This design comes from an exercise in tuning for small area on the open sky130 flow, not from production work.
In this exercise RTL edits were held to simulation tests only and were not proved equivalent to the original.
The series may have gaps, and a smaller design here may also do less where the tests do not look.
In run 2 the design's own scripts or RTL, not TritonCTS, make the clock network.
The clock input has no modelled driver; a real chip could not lean on it and would need a root buffer or a full tree.
No activity file was given, so power comes from the tool's default toggle rates.

File: flow/constraint.sdc
create_clock -name core_clock -period 100.0 [get_ports {HighClock}]
set_input_delay 20.0000 -clock core_clock [delete_from_list [all_inputs] [get_ports {HighClock}]]
set_output_delay 20.0000 -clock core_clock [all_outputs]
set_load 0.01 [all_outputs]
File: flow/design.v
module HighClockToLowClock(HighClock, resetn, HighFreq, LowFreq, LowClock);
	input HighClock;
	input resetn;
	input [31:0] HighFreq;
	input [31:0] LowFreq;
	output reg LowClock;
	reg  [31:0] rn;
	wire [32:0] c;
	wire [31:0] s;
	assign c[0] = 1'b0;
	genvar i;
	generate
		for (i = 0; i < 32; i = i + 1) begin : add
			assign s[i]   = rn[i] ^ LowFreq[i] ^ c[i];
			assign c[i+1] = (rn[i] & LowFreq[i]) | (rn[i] & c[i]) | (LowFreq[i] & c[i]);
		end
	endgenerate
	wire hit = c[32];
	wire load = hit | !resetn;
	always @(posedge HighClock)
		rn <= load ? ~HighFreq : s;
	always @(posedge HighClock or negedge resetn)
		if (!resetn)
			LowClock <= 1'b0;
		else if (hit)
			LowClock <= !LowClock;
endmodule
File: flow/config.mk
export PLATFORM = sky130hd
export DESIGN_NAME = HighClockToLowClock
export DESIGN_NICKNAME = HighClockToLowClock
export VERILOG_FILES = /design/flow/design.v
export SDC_FILE = /design/flow/constraint.sdc
export NUM_CORES = 4
export LEC_CHECK = 0
export ABC_CLOCK_PERIOD_IN_PS = 80000
export CAP_MARGIN = 20
export CORE_MARGIN = 2
export CORE_UTILIZATION = 45
export SLEW_MARGIN = 20
File: flow/run.sh
#!/bin/bash
# synth_recipe.tcl (not shown) runs the flow's synth.tcl, then flattens the netlist and writes it again
# the make line also repeats each setting of config.mk as NAME=value (left out here)
make -C /OpenROAD-flow-scripts/flow DESIGN_CONFIG=/design/flow/config.mk WORK_HOME=/design/flow/orfs CLKGATE_MAP_FILE= SYNTH_SCRIPT=/design/flow/synth_recipe.tcl finish
==> flow_metrics.env, run 1 <==
export IMPL_outcome="no timing/DRC/antenna violations"
export IMPL_ys_seq_area_share_pct=38.19
export IMPL_postRouteAntennaNets=0
export IMPL_cpMostUsedCell="fa_1"
export IMPL_clkSinkCount=33
export IMPL_wl_mm=3.819
export IMPL_internal_power_mw=0.03305
export IMPL_grt_pass1_wl_mm=6.541
export IMPL_clock_power_share_pct=19.1
export IMPL_finalCritPeriodShare_pct=33.63
export IMPL_syn_num_nets=241
export IMPL_placeableCoreArea_um2=3689
export IMPL_whs_ns=0.4632
export IMPL_use_met2_pct=34.88
export IMPL_num_fill_cells=293
export IMPL_leakage_nw=0.9636
export IMPL_critPathMaxFanout=32
export IMPL_netlist_area_um2=1743
export IMPL_cts_setup_buffers=0
export IMPL_grt_busiest_layer="met2"
export IMPL_yosys_warnings=1
export IMPL_cp_required_ns=100.22
export IMPL_dpl_hpwl_mm=2.871
export IMPL_grt_remaining_overflow=0
export IMPL_die_y_um=66.24
export IMPL_firstDrtPassIters=4
export IMPL_io_pins=67
export IMPL_tightest_slew_ns=1.038
export IMPL_cts_root_buf="clkbuf_8"
export IMPL_cp_slowest_stage_delay_ns=0.43
export IMPL_htreeDepth=2
export IMPL_synth_cells=143
export IMPL_placed_area_um2=2391
export IMPL_grt_util_met1_pct=23.69
export IMPL_power_density_nw_per_um2=20.29
export IMPL_gp_congestion=0.7069
export IMPL_hold_class="reg -> reg"
export IMPL_tns_ns=0
export IMPL_area_growth_synth_to_final_pct=41.92
export IMPL_fin_ws_ns=66.37
export IMPL_relSlewSlack_pct=30.56
export IMPL_use_met3_pct=7.496
export IMPL_max_freq_mhz=29.74
export IMPL_hold_depth=1
export IMPL_ir_drop_v=0.00001493
export IMPL_pre_cts_ws_ns=66.08
export IMPL_first_global_vias=1491
export IMPL_cts_tree="yes"
export IMPL_dieArea_um2=4387
export IMPL_final_common_cell="clkdlybuf4s50_1"
export IMPL_critical_path_top_delay_family="adder cells"
export IMPL_p_sw_share_pct=34.15
export IMPL_antenna_found_initial=0
export IMPL_end_kind="flop"
export IMPL_final_core_util_pct=67.06
export IMPL_drv_slew=0
export IMPL_stdcell_area_um2=2474
export IMPL_clock_latency_ns=0.29
export IMPL_wl_per_cell_um=14.92
## run 1: final timing paths
kind | start | slack, ns | endpoint
max | LowFreq[0] | 66.37 | rn[31]$_DFF_P_
min | LowClock$_DFFE_PN0P_ | 0.46 | LowClock$_DFFE_PN0P_
max reg2reg | rn[0]$_DFF_P_ | 86.24 | rn[31]$_DFF_P_
min reg2reg | LowClock$_DFFE_PN0P_ | 0.46 | LowClock$_DFFE_PN0P_
max in group asynchronous | resetn | 79.10 | LowClock$_DFFE_PN0P_
min in group asynchronous | resetn | 20.28 | LowClock$_DFFE_PN0P_
## run 1: per-layer routing
metal  share of wire [%]  vias to the layer above
li1                    -                      600
met1                  40                      630
met2                  52                       37
met3                 7.2                        5
met4                 1.2                        0
met5                   0                        -
## run 1: state kept, by name (all words and copies together) (netlist names)
register / count
LowClock: 1
rn: 32
## run 1: final cells by class
class | instances | area [um^2] | share of cell area (%)
well taps | 48 | 60.06 | 2.428
multi-input cells | 93 | 970.9 | 39.25
inverters | 7 | 26.28 | 1.062
clock buffers | 6 | 72.57 | 2.934
flip-flops and latches | 33 | 665.6 | 26.91
clock inverters | 2 | 10.01 | 0.4047
repair buffers | 67 | 668.1 | 27.01
## run 1: Yosys cell counts
cell,n,area [um^2]
dfxtp_1,32,640.6
inv_1,7,26.28
buf_4,1,7.510
buf_2,1,5.000
dfrtp_1,1,25.02
and2_4,1,8.760
nand3_1,27,135.1
clkbuf_1,3,11.26
ha_1,1,12.51
buf_6,5,56.30
xnor2_1,1,8.760
o21ai_0,23,115.1
o21ai_1,4,20.02
fa_1,31,620.6
mux2i_1,5,50.05
## run 1: kinds of logic after synthesis
logic type      Yosys count  share of synthesized area, %
flops                    33                         38.19
fa+ha+maj                32                         36.32
simple gates             28                         8.256
compound gates           27                         7.753
buf+inv                  17                         6.102
mux                       5                         2.872
xor+xnor                  1                        0.5026
## run 1: worst register-to-register path, delay by kind of cell, from the launching register on
family / cells / cell delay, ns
fa+ha+maj: 32 / 12.36
simple gates: 1 / 0.43
buf+inv: 2 / 0.39
flops: 1 / 0.30
mux: 1 / 0.24
## run 1: power by group through the flow
stage	Combinational [mW]	Sequential [mW]	Clock (mW)
CTS	0.0212	0.0201	0.00978
finish	0.0207	0.0200	0.00957
global route	0.0240	0.0205	0.0105
detailed placement	0.0209	0.0203	0
global placement	0.0194	0.0201	0
floorplan	0.0141	0.0200	0
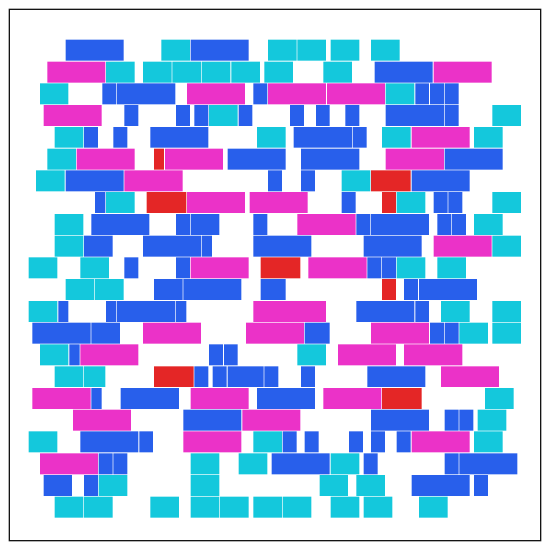
Fig. 1. Cell classes on the final placement (run 1).
Scale: 8 px per um.
remaining buffers and delay cells -> cyan  # cells 67
clock drivers and dummy loads -> red  # cells 8
remaining logic cells -> blue  # cells 100
registers -> magenta  # cells 33

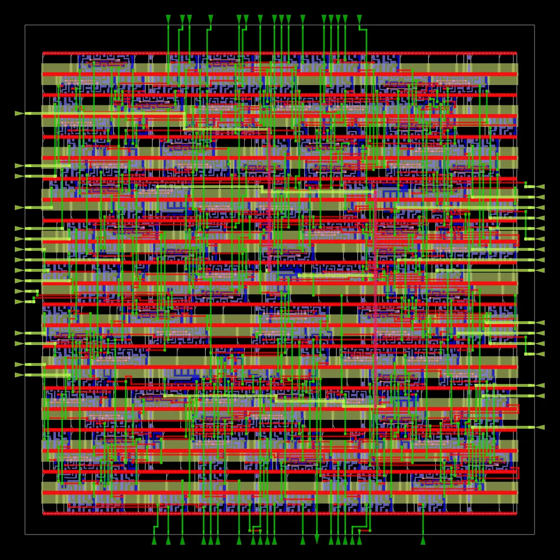
Fig. 2. The routed nets (run 1).
GR Util All Layers: 20.29%
met3 wire length: 275 um

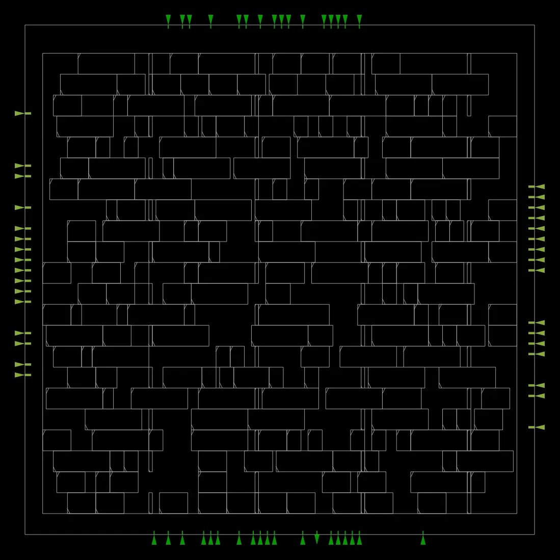
Fig. 3. Placement view (run 1).
placement row count: 22
non-filler cells, final: 256

Fig. 4: run 1, signal metal coverage by tile
Scale: 6 px per um. 13 x 13 tiles, from white (low) to dark blue (high), scaled to the fullest tile. Values are wire area over tile area, all layers added.
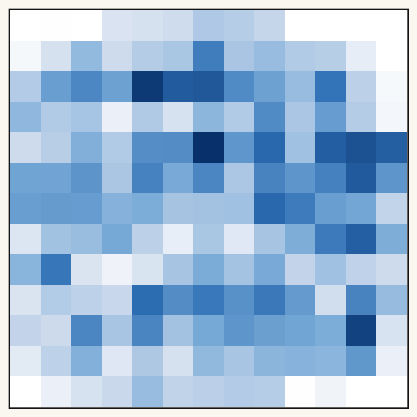

==> run 2, diff against run 1 <==
==> flow/flow/run.sh (new file) <==
#!/bin/bash
# Standard ORFS layout with two changes: every port gets the smallest
# buffer (buf_1), and the clock tree is one clkbuf_8 placed at the centre of
# the flip-flops (see cts_one_buffer.tcl), instead of an H-tree.
set -e
here=$(pwd)
export BUFFER_PORTS_ARGS="-buffer_cell sky130_fd_sc_hd__buf_1"
export CLK_BUF_CELL=sky130_fd_sc_hd__clkbuf_16
export PRE_CTS_TCL="$here/flow/cts_one_buffer.tcl"
bash standard.sh > standard.log 2>&1
==> flow/flow/cts_one_buffer.tcl (new file) <==
# Clock tree of a single buffer: HighClock drives one clock buffer, which
# drives every clock sink. Runs before ORFS's CTS step, which is then skipped.
set clk_buf_cell $::env(CLK_BUF_CELL)
set block [ord::get_db_block]
set clk_net [$block findNet HighClock]
set master [[ord::get_db] findMaster $clk_buf_cell]
set buf_inst [odb::dbInst_create $block $master clkbuf_root]
set leaf_net [odb::dbNet_create $block clknet_leaf]
$leaf_net setSigType CLOCK
set sx 0
set sy 0
set n 0
foreach iterm [$clk_net getITerms] {
  set inst [$iterm getInst]
  set loc [$inst getLocation]
  set sx [expr {$sx + [lindex $loc 0]}]
  set sy [expr {$sy + [lindex $loc 1]}]
  incr n
  $iterm disconnect
  $iterm connect $leaf_net
}
[$buf_inst findITerm A] connect $clk_net
[$buf_inst findITerm X] connect $leaf_net
$buf_inst setLocation [expr {$sx / $n}] [expr {$sy / $n}]
$buf_inst setPlacementStatus PLACED
puts "cts_one_buffer: $clk_buf_cell drives $n clock sinks"

proc clock_tree_synthesis { args } {
  puts "clock_tree_synthesis skipped: the clock tree was built by cts_one_buffer.tcl"
}
==> flow/standard.sh (new file) <==
#!/bin/bash
# synth_recipe.tcl (not shown) runs the flow's synth.tcl, then flattens the netlist and writes it again
# the make line also repeats each setting of config.mk as NAME=value (left out here)
make -C /OpenROAD-flow-scripts/flow DESIGN_CONFIG=/design/flow/config.mk WORK_HOME=/design/flow/orfs CLKGATE_MAP_FILE= SYNTH_SCRIPT=/design/flow/synth_recipe.tcl "${@:-finish}"
removed: flow/run.sh
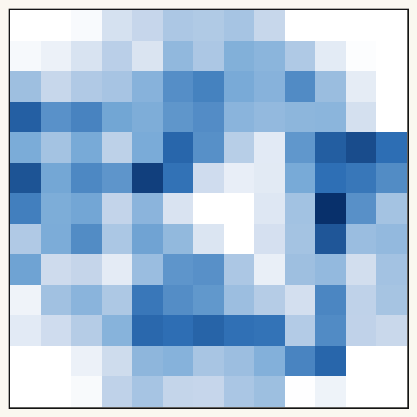
Fig. 5. Signal metal coverage by tile (run 2).
Scale: 6 px per um. 13 x 13 tiles, from white (low) to dark blue (high), scaled to the fullest tile. Values are wire area over tile area, all layers added.
nearly empty tiles = 13%
tiles over half the peak = 27%
fullest tile = 0.32
densest ninth of the die = east
mean over tiles = 0.12

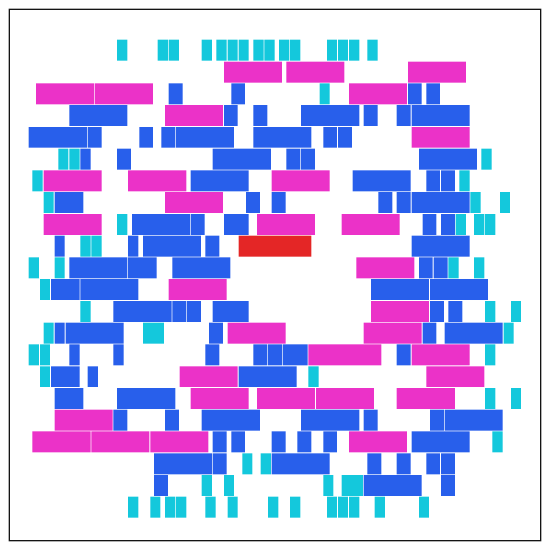
Fig. 6. Cell classes on the final placement (run 2).
Scale: 8 px per um.
remaining buffers and delay cells -> cyan  # cells 68
clock-net drivers -> red  # cells 1
registers -> magenta  # cells 33
remaining logic cells -> blue  # cells 100

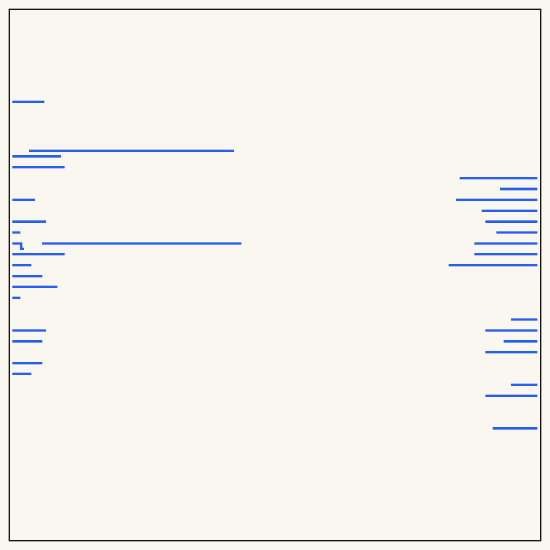
Fig. 7. Met3 routing (run 2).
Scale: 8 px per um.
longest straight run = 25.3 um
wire length on this layer = 206 um
share of all routed wire = 6.3%
nets with wire on the layer = 33
main direction = horizontal

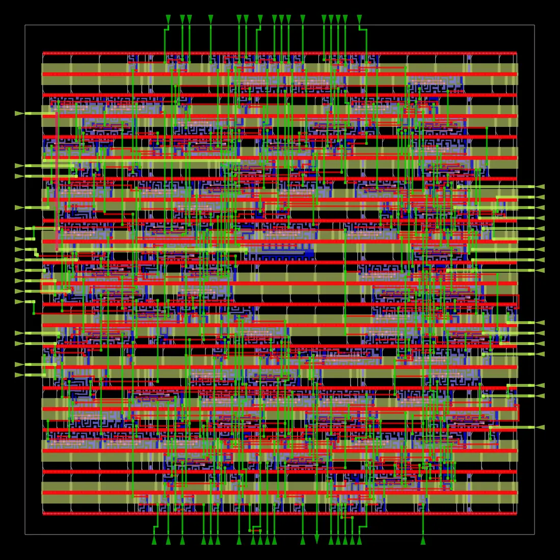
Fig. 8. The routed nets (run 2).
Total Wirelength: 3.286 mm
GR Util All Layers: 17.02%
drt wl/cell: 13.14 um
vias: 1227
met2 wire length: 1.682 mm

==> flow_metrics.env, run 2 <==
export IMPL_die_y_um=66.24
export IMPL_rrSetupSlack_ns=86.38
export IMPL_postRouteAntennaNets=0
export IMPL_grt_remaining_overflow=0
export IMPL_antenna_found_initial=0
export IMPL_final_core_util_pct=54.51
export IMPL_netlist_area_um2=1743
export IMPL_power_density_nw_per_um2=21.53
export IMPL_synthTopCellsByArea="dfxtp_1 37%, fa_1 36%, nand3_1 7.8%"
export IMPL_dpl_hpwl_mm=2.618
export IMPL_rr_startpoint="rn[0]$_DFF_P_"
export IMPL_clock_latency_ns=0.18
export IMPL_dieArea_um2=4387
export IMPL_worstSetupEndpoint="rn[27]$_DFF_P_"
export IMPL_regMostFlops="rn"
export IMPL_outcome="no timing/DRC/antenna violations"
export IMPL_cp_required_ns=100.11
export IMPL_relSlewSlack_pct=77.46
export IMPL_cp_slowest_stage_delay_ns=0.43
export IMPL_finalCritPeriodShare_pct=33.24
export IMPL_critPathMaxFanout=32
export IMPL_crit_path_start="LowFreq[0]"
export IMPL_synth_top_cell_area_share_pct=36.76
export IMPL_first_global_vias=1363
export IMPL_synth_most_common_cell="dfxtp_1"
export IMPL_area_growth_synth_to_final_pct=15.36
export IMPL_cts_setup_buffers=0
export IMPL_gp_congestion=0.7312
export IMPL_syn_num_nets=241
export IMPL_reg_top3="rn: 32 flops, LowClock: 1 flops"
[run 2: cell families after synthesis]
group | synth area share, %
AO/OA/AOI/OAI | 7.753
XOR/XNOR | 0.5026
adder cells (fa/ha/maj) | 36.32
buffers and inverters | 6.102
flip-flops | 38.19
multiplexers | 2.872
AND/OR/NAND/NOR | 8.256
[run 2: worst min path at each step]
stage / to / slack (ns) / cells past startpoint
6_report: LowClock$_DFFE_PN0P_ / 0.47 / 1
5_1_grt: LowClock$_DFFE_PN0P_ / 0.49 / 1
4_1_cts: LowClock$_DFFE_PN0P_ / 0.46 / 1
3_5_place_dp: LowClock$_DFFE_PN0P_ / 0.46 / 1
3_3_place_gp: LowClock$_DFFE_PN0P_ / 0.45 / 1
2_1_floorplan: LowClock$_DFFE_PN0P_ / 0.50 / 1
[run 2: metrics by stage]
| stage | area (um^2) | instances | worst slack, ns | hold WS [ns] |
|---|---|---|---|---|
| finish | 2011 | 250 | 66.76 | 0.4707 |
| global route | 2011 | 250 | 66.19 | 0.4919 |
| CTS | 2011 | 250 | 66.50 | 0.4595 |
| detailed placement | 1986 | 249 | 66.59 | 0.4550 |
| global placement | 1986 | 249 | 66.78 | 0.4534 |
| floorplan | 1743 | 143 | 67.56 | 0.4987 |
[run 2: report_power, final]
| group | switching, mW | total, mW | internal [mW] | leakage (nW) |
|---|---|---|---|---|
| Clock | 0.00331 | 0.00519 | 0.00188 | 0.0123 |
| Sequential | 0.00233 | 0.0199 | 0.0176 | 0.282 |
| Combinational | 0.00965 | 0.0182 | 0.00855 | 0.462 |
[run 2: cell type report]
type / instances / area, um^2 / share of cell area, %
Timing Repair Buffer: 68 / 262.8 / 13.07
Buffer: 1 / 25.02 / 1.245
Tap cell: 48 / 60.06 / 2.987
Sequential cell: 33 / 665.6 / 33.11
Inverter: 7 / 26.28 / 1.307
Multi-Input combinational cell: 93 / 970.9 / 48.29
[run 2: layer usage]
layer | global-route usage (%) | up-vias | wire (um)
met5 | 0 | - | 0
met4 | 0.7653 | 0 | 17
met2 | 31.00 | 34 | 1682
met1 | 23.14 | 600 | 1380
met3 | 1.533 | 2 | 206
li1 | - | 591 | -
[run 2: worst max-delay path, delay by kind of cell]
family                     cells  cell delay (ns)
and+or+nand+nor                1             0.42
buffers and inverters          3             0.47
muxes                          1             0.24
adders and majority gates     32            12.23

## static timing again, ports no longer ideal
Ports are ideal in the flow. The routed layouts listed here were re-timed in OpenROAD. Step 1 sets driving cells, clkbuf_16 on the clock port and buf_2 on the other inputs (assumed; they add their load-dependent delay and slew). Step 2 also shifts input and output timing later by t, the mid clock arrival at the registers, as if the neighbouring blocks saw the same clock. Three values: ideal ports, drivers, drivers and shift; two values: the first two.
run | t (ns) | slack for setup (ns) | worst hold slack (ns)
run 1 | 0.312 | 66.374 / 66.378 / 66.066 | 0.463 / 0.463 / 0.463
run 2 | 0.204 | 66.764 / 66.772 / 66.568 | 0.471 / 0.471 / 0.471
After both steps every run listed still meets setup and hold. The setup slack of run 1, which loses most, moves by +0.004 ns with the drivers and by -0.308 ns with both steps.
